This is an optimization exercise on Yosys and OpenROAD, whose aim is small area and a short achievable clock period, not a production implementation.
Function was checked by simulation only, so behaviour that the tests miss may differ from the original.

## flow/config.mk

```make
export PLATFORM = sky130hd
export DESIGN_NAME = top
export DESIGN_NICKNAME = top
export VERILOG_FILES = /design/flow/design.v
export SDC_FILE = /design/flow/constraint.sdc
export NUM_CORES = 4
export LEC_CHECK = 0
export CAP_MARGIN = 20
export CORE_MARGIN = 2
export CORE_UTILIZATION = 40
export SLEW_MARGIN = 20
```

## flow/constraint.sdc

```tcl
create_clock -name core_clock -period 34.0 [get_ports {clk}]
set_input_delay 6.8000 -clock core_clock [delete_from_list [all_inputs] [get_ports {clk}]]
set_output_delay 6.8000 -clock core_clock [all_outputs]
set_load 0.01 [all_outputs]
```

## flow/design.v

```verilog
`timescale 1ns/1ps
module top(
	input clk,
	input rst,
	input valid,
	input dir,
	input signed [31:0] n,
	output [31:0] zeroCount,
	output signed [31:0] xOut
);
	reg signed [31:0] xReg;
	wire signed [31:0] xNext;
	always @(posedge clk or posedge rst)begin
		if(rst) xReg<=32'sd50;
		else if(valid) xReg<=xNext;
	end
	assign xOut=xReg;
	wire signed[31:0] signedN;
	assign signedN=dir? n: -n;
	wire signed [31:0] addOut;
	wire signed [31:0] modOut;
	wire signed [31:0] normOut;
	wire zeroHit;
	adder uAdd(.a(xReg), .b(signedN), .sum(addOut));
	modulo uMod(.in(addOut), .out(modOut));
	normalize uNorm(.in(modOut), .out(normOut));
	comparator uCmp(.in(normOut), .zero(zeroHit));
	assign xNext=normOut;
	counter uCnt(
		.clk(clk),
		.rst(rst),
		.inc(valid&zeroHit),
		.count(zeroCount)
	);
endmodule
module adder(
	input signed [31:0] a,
	input signed [31:0] b,
	output signed [31:0] sum
);
	assign sum=a+b;
endmodule
module modulo(
	input signed [31:0] in,
	output signed [31:0] out
);
	assign out=in%100;
endmodule
module normalize(
	input signed [31:0] in,
	output signed [31:0] out
);
	assign out=(in<0)? (in+100): in;
endmodule
module comparator(
	input signed [31:0] in,
	output zero
);
	assign zero = (in==0);
endmodule
module counter(
	input clk,
	input rst,
	input inc,
	output reg [31:0] count
);
	always @(posedge clk or posedge rst)begin
		if(rst) count<=32'd0;
		else if(inc) count<=count+1;
	end
endmodule
```

## flow/run.sh

```bash
#!/bin/bash
# synth_recipe.tcl (not shown) runs the flow's synth.tcl, then flattens the netlist and writes it again
# the make line also repeats each setting of config.mk as NAME=value (left out here)
make -C /OpenROAD-flow-scripts/flow DESIGN_CONFIG=/design/flow/config.mk WORK_HOME=/design/flow/orfs CLKGATE_MAP_FILE= SYNTH_SCRIPT=/design/flow/synth_recipe.tcl finish
```

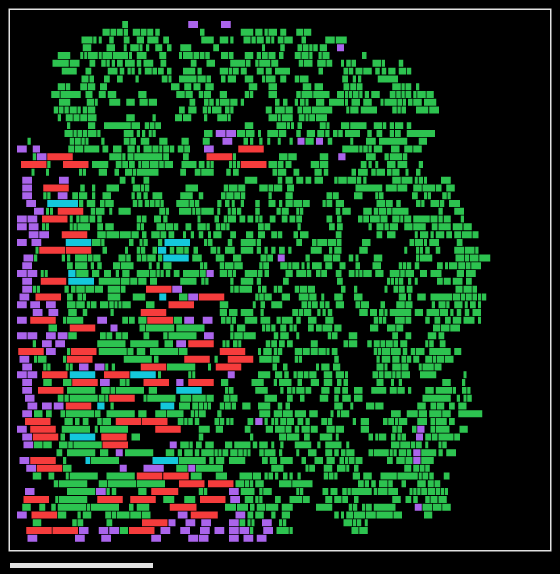
(images/cell_classes.png)
Bar = 50 um.
clock drivers and dummy loads -> cyan  # cells 16, share of their area 2.1%
all other logic -> green  # cells 1599, share of their area 79%
other buffers and delay cells -> purple  # cells 121, share of their area 7.9%
flip-flops -> red  # cells 64, share of their area 11%

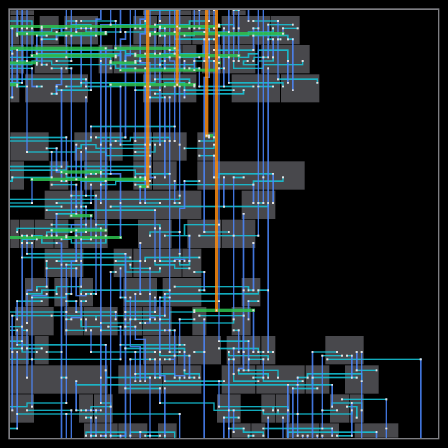
(images/zoom.png)
Window x 121 to 161, y 121 to 161 um. Cells in grey, sequential cells in the stronger grey; small squares are vias.
met1 -> cyan
met3 -> green
met4 -> orange
met2 -> blue
cells with their middle in the window = 93
most frequent = nor2_1 (11), nand2_1 (9), nor3_1 (8)
sequential cells in the window = 0

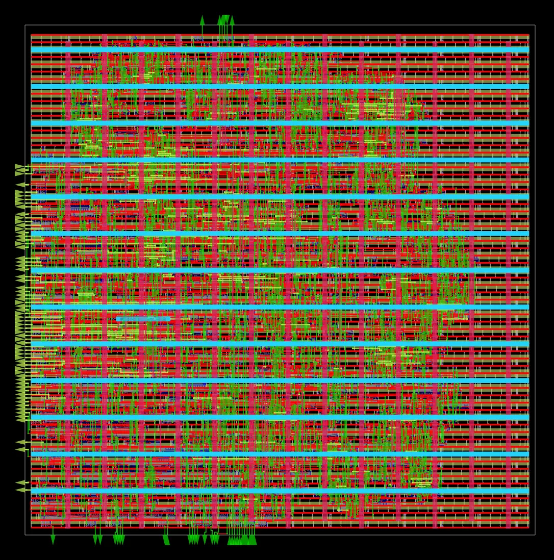
(images/final_all.png)
die height: 189 um
fin util: 45.8%

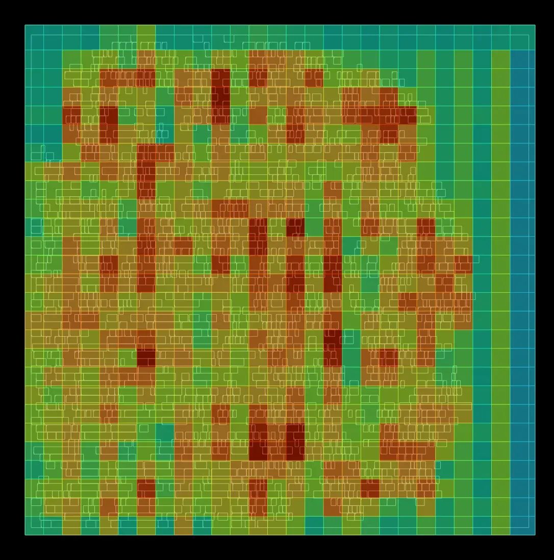
(images/final_congestion.png)
Avg WL per Cell: 18.3 um
Total GRT Usage: 22.6%
met1 track demand over resource: 31.7%

==> summary.md <==
| Metric | Value |
|---|---|
| CP max FO | 14 |
| Critical path launch point | n[5] |
| Worst path most repeated cell | o21ai_1 |
| Share of cells above drive strength 1 | 12.1% |
| Vias in the first global route | 13200 |
| Post-Layout Cell Count | 2251 |
| Worst Hold Class | flip-flop to flip-flop |
| Worst hold path depth | 1 |
| Rel. slew slack | 38.9% |
| Clock Sinks | 64 |
| GR Overflow Total | 0 |
| Most common cell after layout, fill and taps aside | nor2_1 |
| Post-route ant nets | 0 |
| GRT met3 Usage | 2.81% |
| Final hold slack | 0.485 ns |
| Final Cycle Share | 94.1% |
| R2r endpoint | uCnt.count[1] |
| Flop-to-flop setup slack | 9.78 ns |
| Worst Setup EP | uCnt.count[1] |
| Post-CTS setup buffers | 0 |
| Busiest grt layer | met2 |
| Design Area, Final | 15400 um2 |
| #FFs+latches synth | 64 |
| Ys flop type | dfrtp_1 |
| Worst path depth | 78 |
| Setup TNS | 0 ns |
| Worst setup margin | 2.01 ns |
| Largest net degree at the start of global routing | 65 |
| Filler Cell Count | 3385 |
| Worst Hold End | uCnt.count[16] |
| Row count | 67 |
| Fin. Hold Viols | 0 |
| CTS max path bufs | 2 |
| Multi-input gate area | 11600 um2 |
| Commonest cells after routing, fill and taps aside | nor2_1, nand2_1, a21oi_1, clkdlybuf4s50_1, xor2_1 |
| Worst-case reg-to-reg path depth | 75 |
| Die Area | 35600 um2 |
| Fraction of area in multi-input gates | 75.4% |
| Setup violations, final | 0 |
| Syn Area/Cell | 7.88 um2 |
| CP arrival | 32.21 ns |
| Outcome | complete, no violations |
| Root buf cell | clkbuf_16 |
| Min-Delay Startpoint | uCnt.count[16] |
| Largest cell class | multi-input gates |
| Sequential cells | 64 |
| Top sig layer | met5 |
| Iteration count of the initial detailed-routing pass | 5 |
| Worst setup SP type | input port |
| Met3 wire len | 2300 um |
| ClkCell Share | 1.99% |
| Core Area | 33500 um2 |

==> separate check: timing with driven ports <==
Ports are ideal in the flow. The routed layout listed here was re-timed in OpenROAD.
Step 1 sets driving cells, clkbuf_16 on the clock port and buf_2 on the other inputs (assumed; they add their load-dependent delay and slew).
Step 2 adds t to the input delays and takes it off the output delays; t is the mean of the earliest and latest rising clock arrival at the registers after step 1. Input paths then give back, and output paths get back, about the clock's delay inside the block.
Slacks: no drivers / after step 1 / after step 2; pairs: no drivers / after step 1.
t, ns: 0.378
setup slack, ns: 2.010 / 2.029 / 1.651
latest minus earliest clock arrival (ns): 0.005 / 0.005
After both steps this run still meets setup and hold. For this run, drivers alone change the setup slack by +0.019 ns; drivers and shift together by -0.359 ns.
